This is an optimization exercise on Yosys and OpenROAD, whose aim is small area, a short achievable clock period and few clock cycles, not a production implementation. The RTL was checked by simulation tests, not by an equivalence proof against the original design. Power is estimated from default activity; no workload was simulated.

$ cat flow/run.sh
#!/bin/bash
# synth_recipe.tcl (not shown) runs the flow's synth.tcl, then flattens the netlist and writes it again
# the make line also repeats each setting of config.mk as NAME=value (left out here)
make -C /OpenROAD-flow-scripts/flow DESIGN_CONFIG=/design/flow/config.mk WORK_HOME=/design/flow/orfs CLKGATE_MAP_FILE= SYNTH_SCRIPT=/design/flow/synth_recipe.tcl finish
$ cat flow/config.mk
export PLATFORM = sky130hd
export DESIGN_NAME = fixed_mac
export DESIGN_NICKNAME = fixed_mac
export VERILOG_FILES = /design/flow/design.v
export SDC_FILE = /design/flow/constraint.sdc
export NUM_CORES = 4
export LEC_CHECK = 0
export CAP_MARGIN = 20
export CORE_MARGIN = 2
export CORE_UTILIZATION = 40
export SLEW_MARGIN = 20
$ cat flow/constraint.sdc
create_clock -name core_clock -period 8.5 [get_ports {clk}]
set_input_delay 1.7000 -clock core_clock [delete_from_list [all_inputs] [get_ports {clk}]]
set_output_delay 1.7000 -clock core_clock [all_outputs]
set_load 0.01 [all_outputs]
$ cat flow/design.v
module Resize#(parameter  WI1 = 5,            
                          WF1 = 11,           
                          WIO = 6,            
                          WFO = 11           
                     ) (
                     input clk,
                     input reset,
                     input signed [ (WI1+WF1)-1 :0]input_Data,
                     output signed [ (WIO+WFO)-1 :0]final_Data,
                     input OF_saturation,
                     output overflow,
                     input UF_saturation,
                     output underflow);
reg signed [ (WI1+WF1)-1 :0]Data;
reg [WI1-1:0]Data_I;   
reg [WF1-1:0]Data_F;   
reg signed [(WIO+WFO)-1:0]Data_temp; 
reg [WIO-1:0]Data_temp_I;  
reg [WFO-1:0]Data_temp_F;  
reg OF_internal;
reg UF_internal;
wire UF_bits;
wire [WIO-1:0]Data_I_resized;
wire [WFO-1:0]Data_F_resized;
generate
    if((WFO != WF1) && (WF1 > WFO )) begin : g_uf
        assign UF_bits = |Data[WF1-WFO-1:0];
    end
    else begin : g_nouf
        assign UF_bits = 1'b0;
    end
    if (WI1 > WIO) begin : g_int_narrow
        assign Data_I_resized = {Data_I[WI1-1],Data_I[ WIO-2 :0]};
    end
    else begin : g_int_wide
        assign Data_I_resized = { {(WIO-WI1) {Data_I[WI1-1]} },Data_I};
    end
    if (WF1 > WFO) begin : g_frac_narrow
        assign Data_F_resized = Data_F[WF1-1:WF1-WFO];
    end
    else begin : g_frac_wide
        assign Data_F_resized = {Data_F,{(WFO-WF1){1'b0}}};
    end
endgenerate
always @(*) begin
    if(reset) begin
        Data  = 'd0;
        Data_I = 'd0;
        Data_F = 'd0;
    end
    else begin
        Data = input_Data;
        Data_I = Data[(WI1+WF1-1):WF1];
        Data_F = Data[(WF1-1):0];
    end
end
always@(*) begin
   if(reset) OF_internal = 0;
   else begin
       if(WIO>WI1) OF_internal = 0;
       else if(Data[WI1+WF1-1]==0)
           OF_internal = |Data[WI1+WF1-1: WF1+WIO-1];
       else if(Data[WI1+WF1-1]==1)
           OF_internal  = (~(&Data[WI1+WF1-1: WF1+WIO-1]));
       else
           OF_internal = 0;
   end    
end
always@(*) begin
    if(reset) UF_internal = 'd0;
    else begin
        UF_internal = UF_bits;
    end
end
always @(*) begin
    if(reset) begin
        Data_temp_I = 'd0;
    end
    else begin
        if(OF_internal && OF_saturation) begin
            if(Data_I[WI1-1] == 0) Data_temp_I = {Data_I[WI1-1],{(WIO-1){1'b1}}};
            else Data_temp_I = {Data_I[WI1-1],{(WIO-1){1'b0}}};
        end 
        else begin
            Data_temp_I = Data_I_resized;
        end
    end
end
always @(*) begin
    if(reset) begin
        Data_temp_F = 'd0;
    end
    else begin
        if(UF_internal && UF_saturation) begin
            Data_temp_F = {(WFO){1'b1}};
        end 
        else begin
            Data_temp_F = Data_F_resized;
        end
    end
end
always @(*) begin
	 if(reset) begin
        Data_temp = 'd0;
	 end
	 else begin
	    Data_temp = {Data_temp_I,Data_temp_F};
     end
end
assign final_Data = Data_temp;
assign overflow = OF_internal;
assign underflow = UF_internal;
endmodule
module fixed_mac
#(parameter  WI1 = 6,            
             WF1 = 10,           
             WI2 = 4,            
             WF2 = 8,           
             WIO = 15,
             WFO = 30,
             Extra = 50 
             ) (
                     input clk,
                     input reset,
                     input signed [ (WI1+WF1)-1 :0]A_data,
                     input A_valid,
                     output reg A_ready,
                     input A_last,
                     input signed [ (WI2+WF2)-1 :0]B_data,
                     input B_valid,
                     output reg B_ready,
                     input B_last,
                     output signed [ (WIO + WFO)-1 :0]out_data,
                     output  out_valid,
                     input out_ready,
                     output out_last,
                     input OF_saturation,
                     output overflow,
                     input UF_saturation,
                     output underflow                                         
               );
localparam F_int =  WI1+WI2 ;
localparam F_Frac =  WF1+WF2 ; 
reg [1:0]current_state,next_state;
localparam IDLE=2'd0, MUL=2'd1,OUT=2'd2;
reg signed [ (WI1+WF1)-1 :0]A_reg;
reg signed [ (WI2+WF2)-1 :0]B_reg;
reg A_valid_reg,B_valid_reg;
reg signed [ (WIO + WFO)-1 :0]out_data_reg;
reg valid,ready, last;
reg out_last_unused;
reg signed [F_int+F_Frac-1:0]product;
reg signed [F_int+F_Frac-1:0]product_temp; 
reg signed [F_int+F_Frac+Extra-1:0]Data;  
reg signed [F_int+F_Frac+Extra-1:0]accumulate;  
reg OF;
reg UF;
Resize #(
    .WI1(F_int+Extra),
    .WF1(F_Frac),
    .WIO(WIO),
    .WFO(WFO))
    DUT_resize(.clk(clk),.reset(reset),.input_Data(Data),.final_Data(out_data_reg),
               .OF_saturation(OF_saturation), .overflow(OF),
               .UF_saturation(UF_saturation), .underflow(UF) ); 
assign out_data = out_data_reg;
always@(posedge clk or posedge reset) begin                                                   
    if(reset)begin                                                 
        A_reg <= 'b0;                                              
        B_reg <= 'b0;                                              
        A_valid_reg <= 'b0;                                        
        B_valid_reg <= 'b0;
        last <= 'd0;                                                
    end                                                            
    else begin                                                     
        A_reg <= (A_valid && ready ) ? A_data : 'd0;   
        B_reg <= (B_valid && ready ) ? B_data : 'd0; 
        A_valid_reg <=(A_valid && ready ) ? A_valid : 'd0;                                    
        B_valid_reg <= (B_valid && ready ) ? B_valid : 'd0;
        last <= (A_valid && B_valid && ready) ? (A_last | B_last) : 'd0;                                   
    end                                                            
end                                                                
 always@(*) begin                                   
        case(current_state)  
            IDLE:begin                                        
                   ready = 'd0;                              
                   B_ready= 'd0;        
                   A_ready = 'd0;       
                end 
            MUL:begin                                        
                   ready = ~last;                              
                   B_ready= ready & A_valid;        
                   A_ready = ready & B_valid;        
                end                              
            OUT:begin                                        
                   ready = 'd0;                              
                   B_ready= 'd0;        
                   A_ready = 'd0;        
                end                                          
            default: begin                                   
                        ready = 'd0;                         
                        A_ready = 'd0;                   
                        B_ready = 'd0;                   
                     end                                     
        endcase                                                                                                   
end                                                 
always@(posedge clk or posedge reset) begin
    if(reset) current_state <= IDLE;
    else current_state <= next_state;
end
always@(*)begin
       case(current_state)
            IDLE:       begin
                            next_state <= MUL;
                        end
            MUL:        begin
                            if(last ) begin
                                next_state <= OUT;
                            end
                            else begin
                                next_state <= MUL;
                            end
                        end
            OUT:        begin  
                            if(out_ready && out_valid) begin
                                next_state <= MUL;
                            end 
                            else begin
                                next_state <= OUT;
                            end
                        end
            default: begin
                next_state <=IDLE;
            end
        endcase
end
always@(posedge clk or posedge reset) begin
    if(reset) begin
        valid <= 'd0;
        out_last_unused <= 'd0;
        accumulate <= 'd0;
        product <= 'd0;
        product_temp <= 'd0;
        Data <= 'd0;
    end
    else
      case(current_state) 
           IDLE:begin
                     valid <= 'd0;
                     out_last_unused <= 'd0;
                     accumulate <= 'd0;
                     product <= 'd0;
                     product_temp <= 'd0;
                 end
            MUL: begin  
                    valid <= 'd0;                             
                    out_last_unused <= 'd0;                 
                    if(A_valid_reg && B_valid_reg) begin
                        product <= A_reg * B_reg;
                        product_temp <= product;
                        accumulate <= accumulate + product_temp; 
                    end
                    else begin
                        product <= product;
                        product_temp <= product_temp;
                    end
                 end
            OUT :   begin
                        valid <= 'd1;
                        out_last_unused <= (out_ready && out_valid)? 'd1: 'd0;
                        product <= (out_ready && out_valid)? 'd0: product;
                        product_temp <= (out_ready && out_valid)? 'd0: product_temp;
                        Data <= accumulate + product_temp + product;
                        accumulate <=(out_ready  && out_valid) ? 'd0 :accumulate;
                    end
             default : begin
                        valid <= 'd0;
                        out_last_unused <= 'd0;
                        product <= 'd0;
                        Data <= 'd0;
                        accumulate <= 'd0;
                       end
        endcase
end
assign out_valid = (current_state == OUT ? valid :1'd0);
assign out_last = out_valid;
assign overflow = OF;
assign underflow = UF;
endmodule  
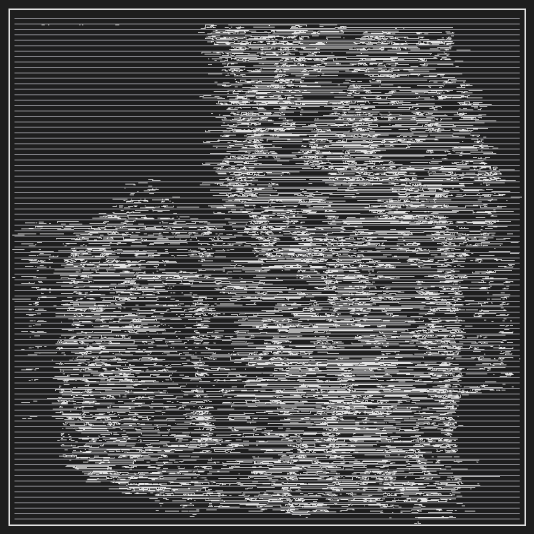
Fig. 1. Met1 routing.
Drawn at 2 px/µm. Supply wires on this layer in grey.
The layer holds 50% of the routed length. The layer carries 34.3 mm of wire.

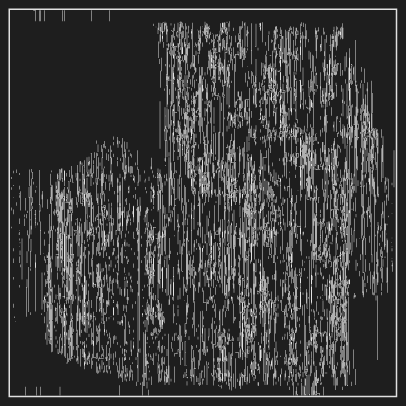
Fig. 2. M2 wires.
Drawn at 1.5 px/µm.
The wires run mostly vertical. The layer holds 43% of the routed length. The longest straight run is 86.0 µm.

==> impl_results.html <==
<table>
<tr><th>Metric</th><th>Value</th></tr>
<tr><th colspan="2">Final layout</th></tr>
<tr><td>Most used cells in the layout excluding fill and tap cells</td><td>sky130_fd_sc_hd__inv_1, sky130_fd_sc_hd__nand2_1, sky130_fd_sc_hd__dfrtp_1</td></tr>
<tr><td>Area growth from synthesis to final layout</td><td>9.07%</td></tr>
<tr><td>Largest registers</td><td>Data x78, accumulate x78</td></tr>
<tr><td>Net total in the final layout</td><td>3,319</td></tr>
<tr><td>Commonest non-fill, non-tap cell in the layout</td><td>sky130_fd_sc_hd__inv_1</td></tr>
<tr><td>Fraction of layout instances using a drive strength above 1</td><td>0.0406</td></tr>
<tr><th colspan="2">Timing</th></tr>
<tr><td>Period utilisation layout</td><td>0.804</td></tr>
<tr><td>Final Hold Viols</td><td>0</td></tr>
<tr><td>Highest attainable clock frequency</td><td>146 MHz</td></tr>
<tr><td>Final setup skew</td><td>0.0473 ns</td></tr>
<tr><td>Minimum hold slack</td><td>0.495 ns</td></tr>
<tr><td>Relative slew margins</td><td>0.299</td></tr>
<tr><td>Slew Viols, Final</td><td>0</td></tr>
<tr><td>Number of endpoints failing setup at the final stage</td><td>0</td></tr>
<tr><td>Final period demand of the worst path</td><td>approximately 6.8 ns</td></tr>
<tr><td>Setup repair after global routing missed its margin</td><td>no</td></tr>
<tr><td>Total Negative Setup Slacks</td><td>0 ns</td></tr>
<tr><td>Pin slew with the least headroom to its limit</td><td>1.05 ns</td></tr>
<tr><th colspan="2">Synth</th></tr>
<tr><td>Count of different cell masters after synthesis</td><td>88</td></tr>
<tr><td>FFs w/ async S/R, synth</td><td>1.00</td></tr>
<tr><td>Main synth FF type</td><td>sky130_fd_sc_hd__dfrtp_1</td></tr>
<tr><td>Sequential area share after synthesis</td><td>0.240</td></tr>
<tr><td>Cell types with the highest counts after synthesis</td><td>sky130_fd_sc_hd__inv_1, sky130_fd_sc_hd__nand2_1, sky130_fd_sc_hd__dfrtp_1, sky130_fd_sc_hd__ha_1, sky130_fd_sc_hd__a21oi_1</td></tr>
<tr><td>Most frequent cell after synthesis</td><td>sky130_fd_sc_hd__inv_1</td></tr>
<tr><td>Combined area of all synthesized cells</td><td>0.0256 mm²</td></tr>
<tr><td>Avg Cell Area, Syn</td><td>8.81 µm²</td></tr>
<tr><td>Syn Inst Count</td><td>roughly 2,900</td></tr>
<tr><td>Share of the synthesized area in the top cell type</td><td>0.240</td></tr>
<tr><td>Post-synthesis register bit count</td><td>246</td></tr>
<tr><td>Warning count from the yosys run</td><td>2</td></tr>
<tr><td>Ranking of synthesized cells by area</td><td>sky130_fd_sc_hd__dfrtp_1, sky130_fd_sc_hd__fa_1, sky130_fd_sc_hd__ha_1</td></tr>
<tr><td>Largest area contributor in the netlist</td><td>sky130_fd_sc_hd__dfrtp_1</td></tr>
<tr><td>Number of synthesized flops with an enable pin</td><td>0</td></tr>
<tr><th colspan="2">Die</th></tr>
<tr><td>Vertical die dimension</td><td>257 µm</td></tr>
<tr><td>CORE AREA</td><td>0.0632 mm²</td></tr>
<tr><td>Initial core utilization</td><td>0.406</td></tr>
<tr><td>Top-level I/O count</td><td>88</td></tr>
<tr><td>Chip Width</td><td>257 µm</td></tr>
<tr><td>Number of placement rows</td><td>92</td></tr>
<tr><td>Die area</td><td>0.0662 mm²</td></tr>
<tr><th colspan="2">Global routing</th></tr>
<tr><td>Wire length of the first global-routing pass</td><td>112,000 µm</td></tr>
<tr><td>Total routing resource utilization after global routing</td><td>0.204</td></tr>
<tr><td>Residual overflow from global routing</td><td>0</td></tr>
<tr><td>Vias in the first global route</td><td>20,700</td></tr>
<tr><td>Pin count of the biggest net entering global routing</td><td>174</td></tr>
<tr><td>Number of antenna violations at the first check in global routing</td><td>0</td></tr>
<tr><th colspan="2">Pwr</th></tr>
<tr><td>P_sw</td><td>2610 µW</td></tr>
<tr><td>Power per Cell Area</td><td>~210 mW/mm²</td></tr>
<tr><td>Clock group share of total power</td><td>0.242</td></tr>
<tr><td>Peak VDD IR</td><td>0.000187 V</td></tr>
<tr><td>Fraction of power consumed by sequential logic</td><td>0.273</td></tr>
<tr><td>Internal cell power</td><td>3320 µW</td></tr>
<tr><td>Switch share</td><td>0.440</td></tr>
<tr><td>Portion of total power attributed to combinational logic</td><td>0.485</td></tr>
<tr><td>Cell leakage power</td><td>0.0138 µW</td></tr>
<tr><th colspan="2">Worst setup path</th></tr>
<tr><td>Endpoint type of the worst setup path</td><td>output pin</td></tr>
<tr><td>Crit-path max FO</td><td>21</td></tr>
<tr><td>Internal reg-to-reg setup slack</td><td>1.68 ns</td></tr>
<tr><td>Largest delay contributor family on the critical path</td><td>compound AO/OA/AOI/OAI gates</td></tr>
<tr><td>Worst path slowest cell</td><td>sky130_fd_sc_hd__a21oi_1</td></tr>
<tr><td>Launching element type of the critical path</td><td>primary input</td></tr>
<tr><td>Worst reg2reg startpoint</td><td>B_reg[11]</td></tr>
<tr><td>Terminus of the critical flop-to-flop path</td><td>product[26]</td></tr>
<tr><td>Number of cells on the worst reg-to-reg path</td><td>21</td></tr>
<tr><td>Maximum single-stage delay on the critical path</td><td>0.87 ns</td></tr>
<tr><td>Required time of the critical path</td><td>6.80 ns</td></tr>
<tr><td>Critical path buffer and inverter count</td><td>3</td></tr>
<tr><td>Critical path cell sequence</td><td>clkdlybuf4s50_1 -&gt; buf_4 -&gt; nor2b_1 -&gt; nand3_1 -&gt; nor4_1 -&gt; nand3_1 -&gt; o311a_1 -&gt; and2_0 -&gt; a21oi_1 -&gt; o21a_1 -&gt; clkdlybuf4s50_1</td></tr>
<tr><td>Classification of the worst setup path</td><td>in2out</td></tr>
<tr><td>Worst EP arrival</td><td>5.13 ns</td></tr>
<tr><th colspan="2">Min path</th></tr>
<tr><td>Hold EP</td><td>accumulate[72]</td></tr>
<tr><td>Beginning of the worst hold path</td><td>accumulate[72]</td></tr>
<tr><td>Worst hold path depth</td><td>2</td></tr>
<tr><td>Worst min-delay path category</td><td>reg2reg</td></tr>
<tr><th colspan="2">Detailed routing</th></tr>
<tr><td>Routed via count divided by cell count</td><td>5.61</td></tr>
<tr><td>Routed metal-1 wirelength</td><td>34,300 µm</td></tr>
<tr><td>Met2 WL</td><td>29,400 µm</td></tr>
<tr><td>Highest routing layer actually used</td><td>met4</td></tr>
<tr><td>Wire per inst</td><td>18.1 µm</td></tr>
<tr><td>Count of unresolved DRC violations after routing</td><td>0</td></tr>
<tr><td>Pre-antenna DRT Iters</td><td>5</td></tr>
<tr><td>DRC marker count from the first detailed-route iteration</td><td>roughly 1,500</td></tr>
<tr><td>Detailed-routed wire length on met3</td><td>~3400 µm</td></tr>
<tr><td>Number of antenna-violating nets in the routed design</td><td>0</td></tr>
<tr><th colspan="2">Clocking</th></tr>
<tr><td>Total CTS buffers</td><td>31</td></tr>
<tr><td>Total of hold buffers inserted after clock tree synthesis</td><td>0</td></tr>
<tr><td>Longest Clk Path Bufs</td><td>3</td></tr>
<tr><td>Sinks on the clock net</td><td>between 200 and 250</td></tr>
<tr><td>Post-CTS Repair Setup Buffers</td><td>0</td></tr>
<tr><td>Clock tree from TritonCTS</td><td>built</td></tr>
<tr><td>CTS H-tree lvls</td><td>1</td></tr>
<tr><td>Clock slew at reported path FFs</td><td>approximately 0.06 ns</td></tr>
<tr><td># resized after CTS</td><td>0</td></tr>
<tr><td>Clk Tree Root Cell</td><td>sky130_fd_sc_hd__clkbuf_16</td></tr>
<tr><td>Clock latency on the worst-skew pair</td><td>0.62 ns</td></tr>
<tr><th colspan="2">Placement</th></tr>
<tr><td>Global placer's final weighted congestion</td><td>about 0.93</td></tr>
<tr><td>Detailed Place HPWL</td><td>about 53,000 µm</td></tr>
<tr><td>Count of input and output buffers</td><td>73</td></tr>
<tr><th colspan="2">Outcome</th></tr>
<tr><td>Result of the run</td><td>finished clean</td></tr>
<tr><th colspan="2">Run</th></tr>
<tr><td>Count of maximum capacitance violations</td><td>0</td></tr>
</table>
Testbench counts, summed over its fixed seeds: cycles 23,165.
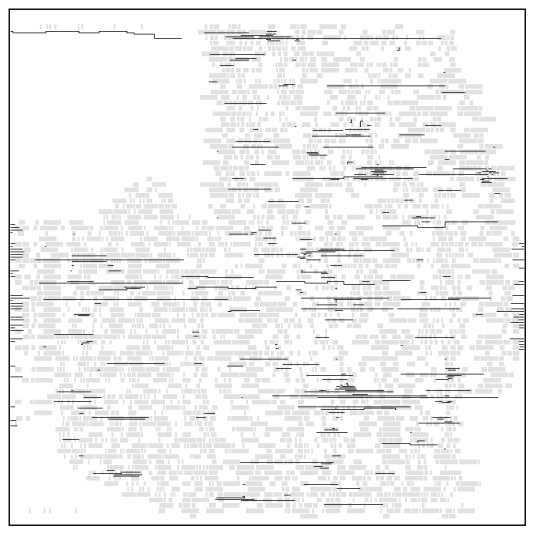
Fig. 3. The metal 3 layer.
Drawn at 2 px/µm. Cells faint in the background.
The wires run mostly horizontal. The longest straight run is 104 µm.
met3 usage: 0.0274
total routed wirelength: 68,000 µm
number of vias in the routed layout: 21,100

[worst max-delay path by stage]
stage | start | to | cells after the start
floorplan | reset | out_data[30] | 7
global placement | reset | out_data[37] | 11
detailed placement | reset | out_data[31] | 11
CTS | reset | out_data[31] | 11
global route | product_temp[27] | Data[73] | 23
finish | reset | out_data[37] | 11
[per-layer routing]
metal  GRT usage  vias to the layer above
li1            -                    10100
met1       0.308                    10400
met2       0.315                      527
met3      0.0274                       67
met4      0.0305                        0
met5           0                        -
[power by group through the flow]
| stage | registers [µW] | logic [µW] | clock network [µW] |
|---|---|---|---|
| 3_3_place_gp | 1630 | 2830 | 0 |
| 6_report | 1620 | 2880 | 1440 |
| 4_1_cts | 1610 | 2890 | 1470 |
| 2_1_floorplan | 1490 | 2150 | 0 |
| 5_1_grt | 1640 | 3220 | 1520 |
| 3_5_place_dp | 1630 | 2870 | 0 |
[cells by family (layout without fill, tap and decap cells)]
kind of cell | count (synthesis) | in the layout | share of synthesized area
other cells | 1 | 14 | 0.000146
compound gates | 842 | 842 | 0.228
mux | 4 | 4 | 0.00166
simple gates | 783 | 783 | 0.150
flops | 246 | 246 | 0.240
buf+inv | 469 | 452 | 0.0752
fa+ha+maj | 399 | 399 | 0.247
xor+xnor | 169 | 169 | 0.0577
[through the flow]
step | cells | setup WS, ns | util | power (µW) | instance area (µm²)
6_report | 3755 | 1.67 | 0.443 | 5930 | 28000
5_1_grt | 3754 | 1.19 | 0.443 | 6390 | 28000
4_1_cts | 3754 | 1.62 | 0.443 | 5970 | 28000
3_5_place_dp | 3696 | 1.65 | 0.425 | 4500 | 26900
3_3_place_gp | 3696 | 1.77 | 0.425 | 4450 | 26900
2_1_floorplan | 2925 | 0.0354 | - | 3640 | 25700
[cell type report]
type                    instances  area, µm²
fillers                      6108      35200
multi-input cells            2210      17600
inverters                     306       1150
clock buffers                  37        828
clock inverters                21        289
diodes                          1       2.50
well taps                     846       1060
flip-flops and latches        246       6160
repair buffers                 88        856

-- afterwards: timing with drivers on the ports --
No port has a modelled driver above. Below, the same layout with a new extraction and two added sets of constraints.
Step 1, drivers: a clkbuf_16 drives clk and a buf_2 each remaining input, both assumed.
Step 2, shift: input delay + t, output delay - t, t = (earliest + latest rising clock arrival at the registers) / 2. This alone moves slack from input paths to output paths.
Three values: ideal ports, drivers, drivers and shift; two values: the first two.
t (ns): 0.651
setup slack, ns: 1.668 / 1.645 / 1.645
hold WS [ns]: 0.495 / 0.495 / 0.495
latest minus earliest clock arrival (ns): 0.052 / 0.052
pins driven straight from the clock port: 1
After both steps this run still meets setup and hold. The setup slack of this run moves by -0.023 ns with the drivers and by -0.023 ns with both steps.
